What follows belongs to an exercise in optimizing a design on an open flow for small area and a short achievable clock period; a production flow would make more cautious choices.
RTL that was checked went through simulation tests only; none was proved equivalent to the original.
The series may have gaps, and a smaller design here may also do less where the tests do not look.
No functional check of the RTL was part of run 2.

==> flow/design.v <==
module ntt4point(
    input clk, rst,
    input [15:0] in0, in1, in2, in3,
    output reg [15:0] out0, out1, out2, out3
);
    wire [15:0] q_val = 16'd7681;
    wire [15:0] phi1 = 16'd1925;
    wire [15:0] phi2 = 16'd3383;
    wire [15:0] phi3 = 16'd6468;
    wire [15:0] temp0, temp1, temp2, temp3;
    wire [15:0] y0, y1, y2, y3;
    ctbf u0(.in_up(in0), .in_down(in2), .twf(phi2), .q(q_val), .out_up(temp0), .out_down(temp2));
    ctbf u1(.in_up(in1), .in_down(in3), .twf(phi2), .q(q_val), .out_up(temp1), .out_down(temp3));
    ctbf u2(.in_up(temp0), .in_down(temp1), .twf(phi1), .q(q_val), .out_up(y0), .out_down(y1));
    ctbf u3(.in_up(temp2), .in_down(temp3), .twf(phi3), .q(q_val), .out_up(y2), .out_down(y3));
    always @(posedge clk) begin
      if (rst) begin
        out0 <= 0;
        out1 <= 0;
        out2 <= 0;
        out3 <= 0;
      end else begin
        out0 <= y0;   
        out1 <= y2;  
        out2 <= y1;  
        out3 <= y3; 
      end
    end  
endmodule
module ctbf(
  input [15:0] in_up, in_down, twf, q,
  output [15:0] out_up, out_down
);
  wire [15:0] temp;
  modmul mm(.a(in_down), .b(twf), .q(q), .y(temp));
  modadd ma(.a(in_up), .b(temp), .q(q), .y(out_up));
  modsub ms(.a(in_up), .b(temp), .q(q), .y(out_down)); 
endmodule
module modadd(
    input [15:0] a, b, q,
    output [15:0] y
);
    wire [16:0] sum;
    assign sum = a + b;
    assign y = (sum >= q) ? sum - q : sum;
endmodule
module modsub(
    input [15:0] a, b, q,
    output [15:0] y
);
    wire [16:0] qplusa;
    assign qplusa = q + a;
    assign y = (a >= b) ? (a - b) : (qplusa - b);
endmodule
module modmul(
    input [15:0] a, b, q,
    output [15:0] y
);
    wire [31:0] result;
    assign result = a * b;
    assign y = result % q;
endmodule
==> flow/run.sh <==
#!/bin/bash
# synth_recipe.tcl (not shown) runs the flow's synth.tcl, then flattens the netlist and writes it again
# the make line also repeats each setting of config.mk as NAME=value (left out here)
make -C /OpenROAD-flow-scripts/flow DESIGN_CONFIG=/design/flow/config.mk WORK_HOME=/design/flow/orfs CLKGATE_MAP_FILE= SYNTH_SCRIPT=/design/flow/synth_recipe.tcl finish
==> flow/config.mk <==
export PLATFORM = sky130hd
export DESIGN_NAME = ntt4point
export DESIGN_NICKNAME = ntt4point
export VERILOG_FILES = /design/flow/design.v
export SDC_FILE = /design/flow/constraint.sdc
export NUM_CORES = 4
export LEC_CHECK = 0
export CAP_MARGIN = 20
export CORE_MARGIN = 2
export CORE_UTILIZATION = 40
export SLEW_MARGIN = 20
==> flow/constraint.sdc <==
create_clock -name core_clock -period 65.0 [get_ports {clk}]
set_input_delay 13.0000 -clock core_clock [delete_from_list [all_inputs] [get_ports {clk}]]
set_output_delay 13.0000 -clock core_clock [all_outputs]
set_load 0.01 [all_outputs]
==> impl_metrics.tcl, run 1 <==
set metrics [dict create \
    route.detailed.vias_per_inst 5.933 \
    groute.usage.overall_pct 22.78 \
    critPathTopFamily "compound AO/OA/AOI/OAI gates" \
    placement_cell_area_um2 60900 \
    cts_setup_buffers 0 \
    global_route.overflow_total 0 \
    critical_path_cell_count 189 \
    area_delta_synth_final_pct 12.26 \
    htreeDepth 3 \
    netlist.top_cell.by_area "ha_1" \
    timing.fmax_mhz 16.10 \
    cts_tree "yes" \
    ant_nets 0 \
    fraction_of_layout_cells_with_a_size_suffix_above_1_pct 11.09 \
    multi_input_area_um2 52070 \
    ys_async_sr_fraction_pct 0 \
    worstSetupStartpointType "input port" \
    dominant_combinational_cell_family_by_area_after_synthesis "compound AO/OA/AOI/OAI gates" \
    antenna_violations_before_repair 0 \
    io_pins 130 \
    maxCapViolations 0 \
    synth.distinct_cells 153 \
    synth-compound-area-share_pct 29.21 \
    numCtsBuffers 9 \
    worst_hold_startpoint "rst" \
    detailedPlacementHpwl_mm 143.8 \
    finalMaxSlewViolations 0 \
    placed_cells_incl_taps 9652 \
    crit_arrival_ns 62.32 \
    portion_of_synthesized_cell_area_occupied_by_the_leading_cell_type_pct 13.13 \
    max-slew-margin-rel_pct 24.82 \
    worstHoldEndpoint "out3[2]$_SDFF_PP0_" \
    route.detailed.drc 0 \
    drt_iter0_markers 4386 \
    startpoint "in3[3]" \
    crit_path_frequent_cell "buf_4" \
    post_cts_hold_buffer_count 0 \
    status "timing/DRC/antenna clean" \
    synth_cells 7596 \
    global_route_wire_length_before_repair_mm 278.4 \
    numClockSinks 64 \
    final_design_area_no_fill_um2 62570 \
]
## run 1: area by class of cell
cell class	count	area share (%)
clock inverter	5	0.1280
timing repair buffer	484	6.319
clock buffer	11	0.3880
multi-input combinational	6619	83.22
sequential	64	2.048
tap	1794	3.588
inverter	719	4.313
## run 1: flip-flops by register name, indices dropped and copies added, names as in the netlist
register and cells:
out0 16, out1 16, out2 16, out3 16
## run 1: logic make-up (layout without fill, tap and decap cells)
kind of cell | Yosys count | after routing
flops | 64 | 64
buf+inv | 915 | 1219
mux | 152 | 152
xor+xnor | 743 | 743
simple gates | 2611 | 2611
compound gates | 2238 | 2240
fa+ha+maj | 873 | 873
## run 1: routing by layer
| metal | vias up | wire (µm) | track usage (%) |
|---|---|---|---|
| li1 | 28550 | - | - |
| met1 | 27370 | 81650 | 31.85 |
| met2 | 1440 | 79640 | 39.24 |
| met3 | 170 | 6072 | 0.8468 |
| met4 | 0 | 2575 | 3.804 |
| met5 | - | 0 | 0 |
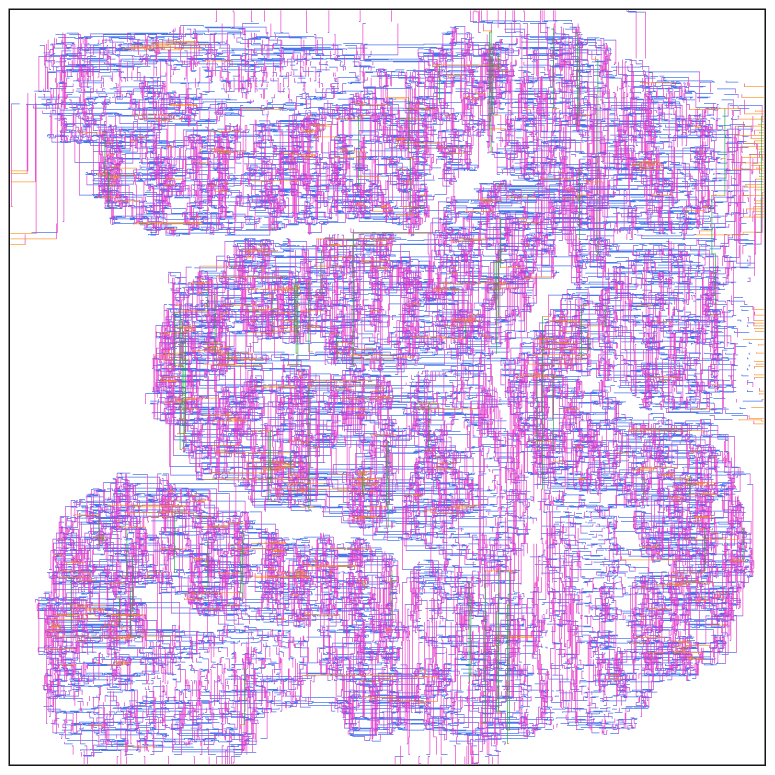
Run 1: wiring by layer
(2 px per µm)
[green] M4 | wire length: 2,580 µm
[blue] M1 | wire length: 81.6 mm
[orange] M3 | wire length: 6,070 µm
[magenta] M2 | wire length: 79.6 mm
routed wire length: 169.9 mm
Routed wire per std cell: 17.53 µm

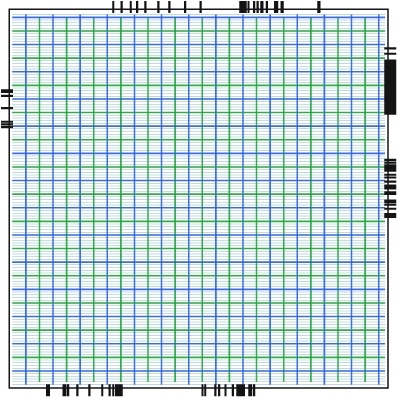
Run 1: PDN straps and rails
(1 px per µm) Pins as bars on the die edge.
[blue] VSS
[green] VDD
met4 straps: 27
signal pins: 130
met5 straps: 27
die boundary height: 377.3 µm
floorplan die width: 377.3 µm
Floorplan Core Area: 137,800 µm²

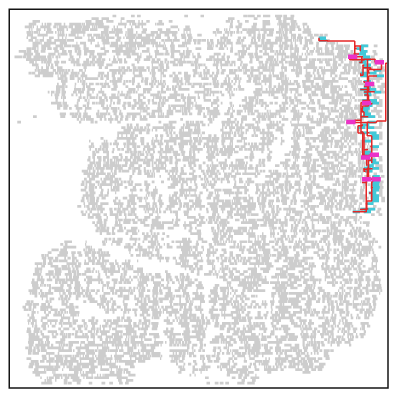
Run 1: clock network drawn from the DEF
(1 px per µm)
[magenta] clock-net drivers | count: 9
[cyan] flip-flops | count: 64
[red] clock wires | length: 794 µm
routed clock nets: 10

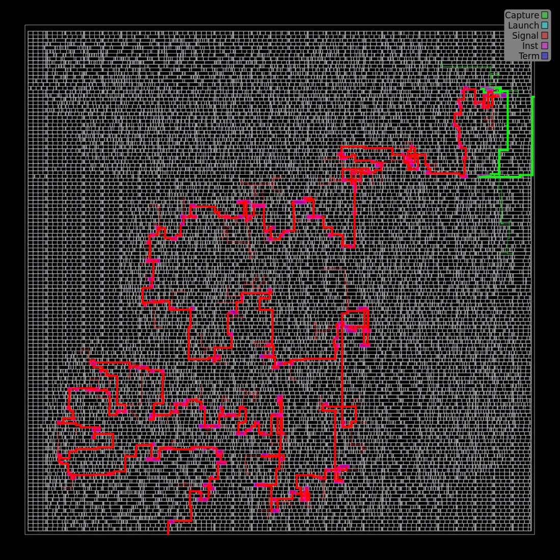
Run 1: path with the least slack
min setup slack post-route: 2.873 ns
utilization of the core after routing: 45.39%

==> run 2: too many edits to list; what changed since run 1 <==
flow/design.v: 62 -> 1554 lines; modules unchanged: 0
  ntt4point: edited, 29 -> 1554 lines
  removed: ctbf, modadd, modsub, modmul
==> flow/flow/run.sh (new file) <==
#!/bin/bash
set -euo pipefail
bash standard.sh ADDER_MAP_FILE= BUFFER_PORTS_ARGS="-buffer_cell sky130_fd_sc_hd__buf_1" finish > flow_make.log 2>&1
==> flow/standard.sh (new file) <==
#!/bin/bash
# synth_recipe.tcl (not shown) runs the flow's synth.tcl, then flattens the netlist and writes it again
# the make line also repeats each setting of config.mk as NAME=value (left out here)
make -C /OpenROAD-flow-scripts/flow DESIGN_CONFIG=/design/flow/config.mk WORK_HOME=/design/flow/orfs CLKGATE_MAP_FILE= SYNTH_SCRIPT=/design/flow/synth_recipe.tcl "${@:-finish}"
--- a/flow/config.mk
+++ b/flow/config.mk
@@ -6,4 +6,5 @@
 export NUM_CORES = 4
 export LEC_CHECK = 0
+export ABC_AREA = 1
 export CAP_MARGIN = 20
 export CORE_MARGIN = 2
removed: flow/run.sh
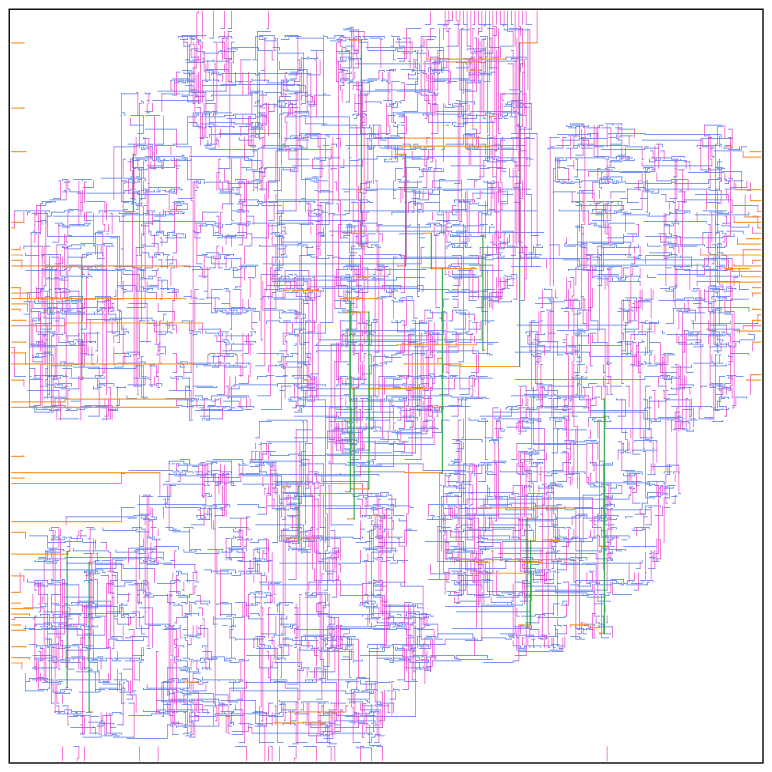
Run 2: wiring by layer
(4 px per µm)
[blue] M1 | wire length: 13,900 µm
[magenta] M2 | wire length: 14,800 µm
[green] M4 | wire length: 609 µm
[orange] M3 | wire length: 971 µm
overall track demand over capacity in global routing: 17.50%
total via count after detailed routing: 14,030

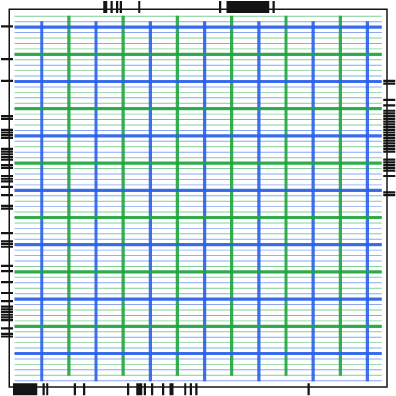
Run 2: PDN straps and rails
(2 px per µm) Pins as bars on the die edge.
[blue] VSS
[green] VDD
met4 straps: 13
met5 straps: 13
die boundary height: 188.1 µm
floorplan die width: 188.1 µm

==> run 2 against run 1 <==
Against the previous run:
- non-clock buffer count is 378 lower
- final cell count is 68% lower
- highest routed layer unchanged
- critical endpoint is now out0[2]
- via count is 76% lower
- hold slack worse by 0.090 ns
- final area is 77% lower
- still clean
==> impl_metrics.tcl, run 2 <==
set metrics [dict create \
    post_drt_wl_per_cell_um 9.743 \
    synth.distinct_cells 54 \
    final_design_area_no_fill_um2 14450 \
    finalMaxSlewViolations 0 \
    ys_async_sr_fraction_pct 0 \
    area_delta_synth_final_pct 6.647 \
    nWellTaps 448 \
    crit_path_frequent_cell "nand2_1" \
    maxCapViolations 0 \
    comb.multi_input.count 2066 \
    cts_tree "yes" \
    antenna_violations_before_repair 0 \
    routed_wirelength_mm 30.29 \
    drt_iter0_markers 480 \
    numCtsBuffers 5 \
    num-nonclk-inverters 429 \
    flops_and_latches 52 \
    route.detailed.drc 0 \
    startpoint "rc[0]$_SDFF_PP0_" \
    route.detailed.vias_per_inst 4.513 \
    netlist.top_cell.by_area "nand2_1" \
    portion_of_synthesized_cell_area_occupied_by_the_leading_cell_type_pct 26.09 \
    detailedPlacementHpwl_mm 27.35 \
    multi_input_area_share_pct 73.95 \
    placed_cells_incl_taps 3101 \
    crit_arrival_ns 6.85 \
    ant_nets 0 \
    core_area_um2 33450 \
    clock_buffers 5 \
    non_clock_buffer_area_share_pct 2.779 \
    io_pins 130 \
    max-slew-margin-rel_pct 52.44 \
    global_route.overflow_total 0 \
    timing.fmax_mhz 50.37 \
    worst_hold_startpoint "rst" \
    multi_input_area_um2 10690 \
    numClockSinks 52 \
    worstSetupStartpointType "flop" \
    area_dominant_class "multi-input gates" \
    synth_cells 2564 \
    placement_cell_area_um2 14310 \
    cts_setup_buffers 0 \
    htreeDepth 2 \
    status "timing/DRC/antenna clean" \
]
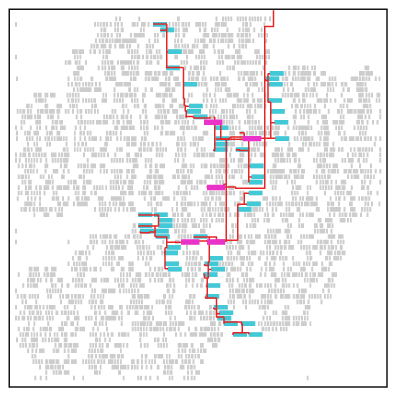
Run 2: clock network drawn from the DEF
(2 px per µm)
[cyan] flip-flops | count: 52
[red] clock wires | length: 657 µm
[magenta] clock-net drivers | count: 5
routed clock nets: 6

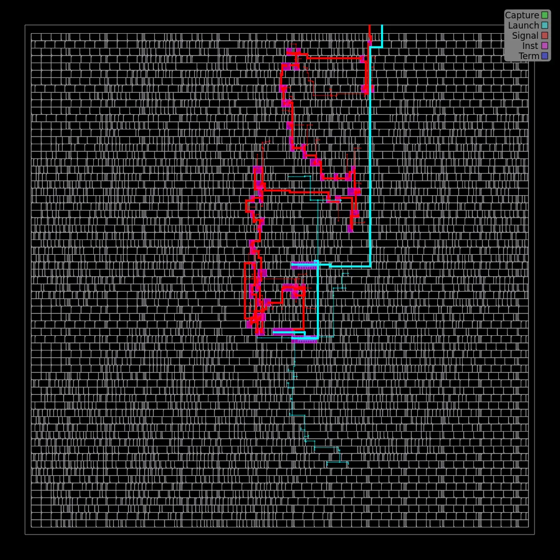
Run 2: path with the least slack
min setup slack post-route: 45.15 ns
utilization of the core after routing: 43.21%
setup tns final: 0 ns
count of placed standard cells in the final layout, fillers left out: 3,109
final critical path time including I/O delays and setup: 19.85 ns

[run 2: stage by stage]
step | hold WS [ns]
after floorplan | 13.19
after global placement | 13.51
after detailed placement | 13.51
after CTS | 13.20
after global routing | 13.24
final | 13.20
[run 2: per-layer routing]
layer / share of wire (%) / global-route usage [%]
met2: 49 / 33.47
met1: 46 / 20.69
met3: 3.2 / 1.684
met5: 0 / 0
met4: 2.0 / 4.361
[run 2: cells by family after synthesis]
kind of cell	count (synthesis)	share of synthesized area, %
compound gates	198	8.383
other cells	1	0.02767
flops	52	7.681
simple gates	1600	53.38
mux	1	0.07386
buf+inv	457	13.76
xor+xnor	255	16.70
[run 2: worst max-delay path, delay by kind of cell, from the launching register on]
kind | cells | cell delay, ns
and+or+nand+nor | 36 | 3.16
DFF | 1 | 0.36
AOI/OAI and AO/OA | 14 | 1.98
xor gates and xnor gates | 2 | 0.43
buffers and inverters | 5 | 0.63
[run 2: path summary, 6_finish.rpt]
path | depth (start not counted) | endpoint | slack [ns]
worst max-delay path | 57 | out0[2] | 45.15
worst min-delay path | 3 | rd[9]$_SDFF_PP0_ | 13.20

[re-timing with driven ports]
In the flow no input, the clock included, has a driving cell. The finished layouts below were timed again as built, in two steps. Step 1 sets driving cells, clkbuf_16 on the clock port and buf_2 on the other inputs (assumed; they add their load-dependent delay and slew). Step 2, shift: input delay + t, output delay - t, t = (earliest + latest rising clock arrival at the registers) / 2. This alone moves slack from input paths to output paths. a / b / c = no drivers / after step 1 / after step 2; a / b = the first two.
run	t, ns	setup slack, ns	latest minus earliest clock arrival (ns)	slew at the worst register clock pin (ns)
run 1	0.363	2.873 / 2.885 / 2.522	0.004 / 0.004	0.05 / 0.05
run 2	0.334	45.148 / 45.103 / 45.437	0.009 / 0.008	0.07 / 0.07
After both steps every run listed still meets setup and hold. The setup slack of run 1, which loses most, moves by +0.012 ns with the drivers and by -0.351 ns with both steps.
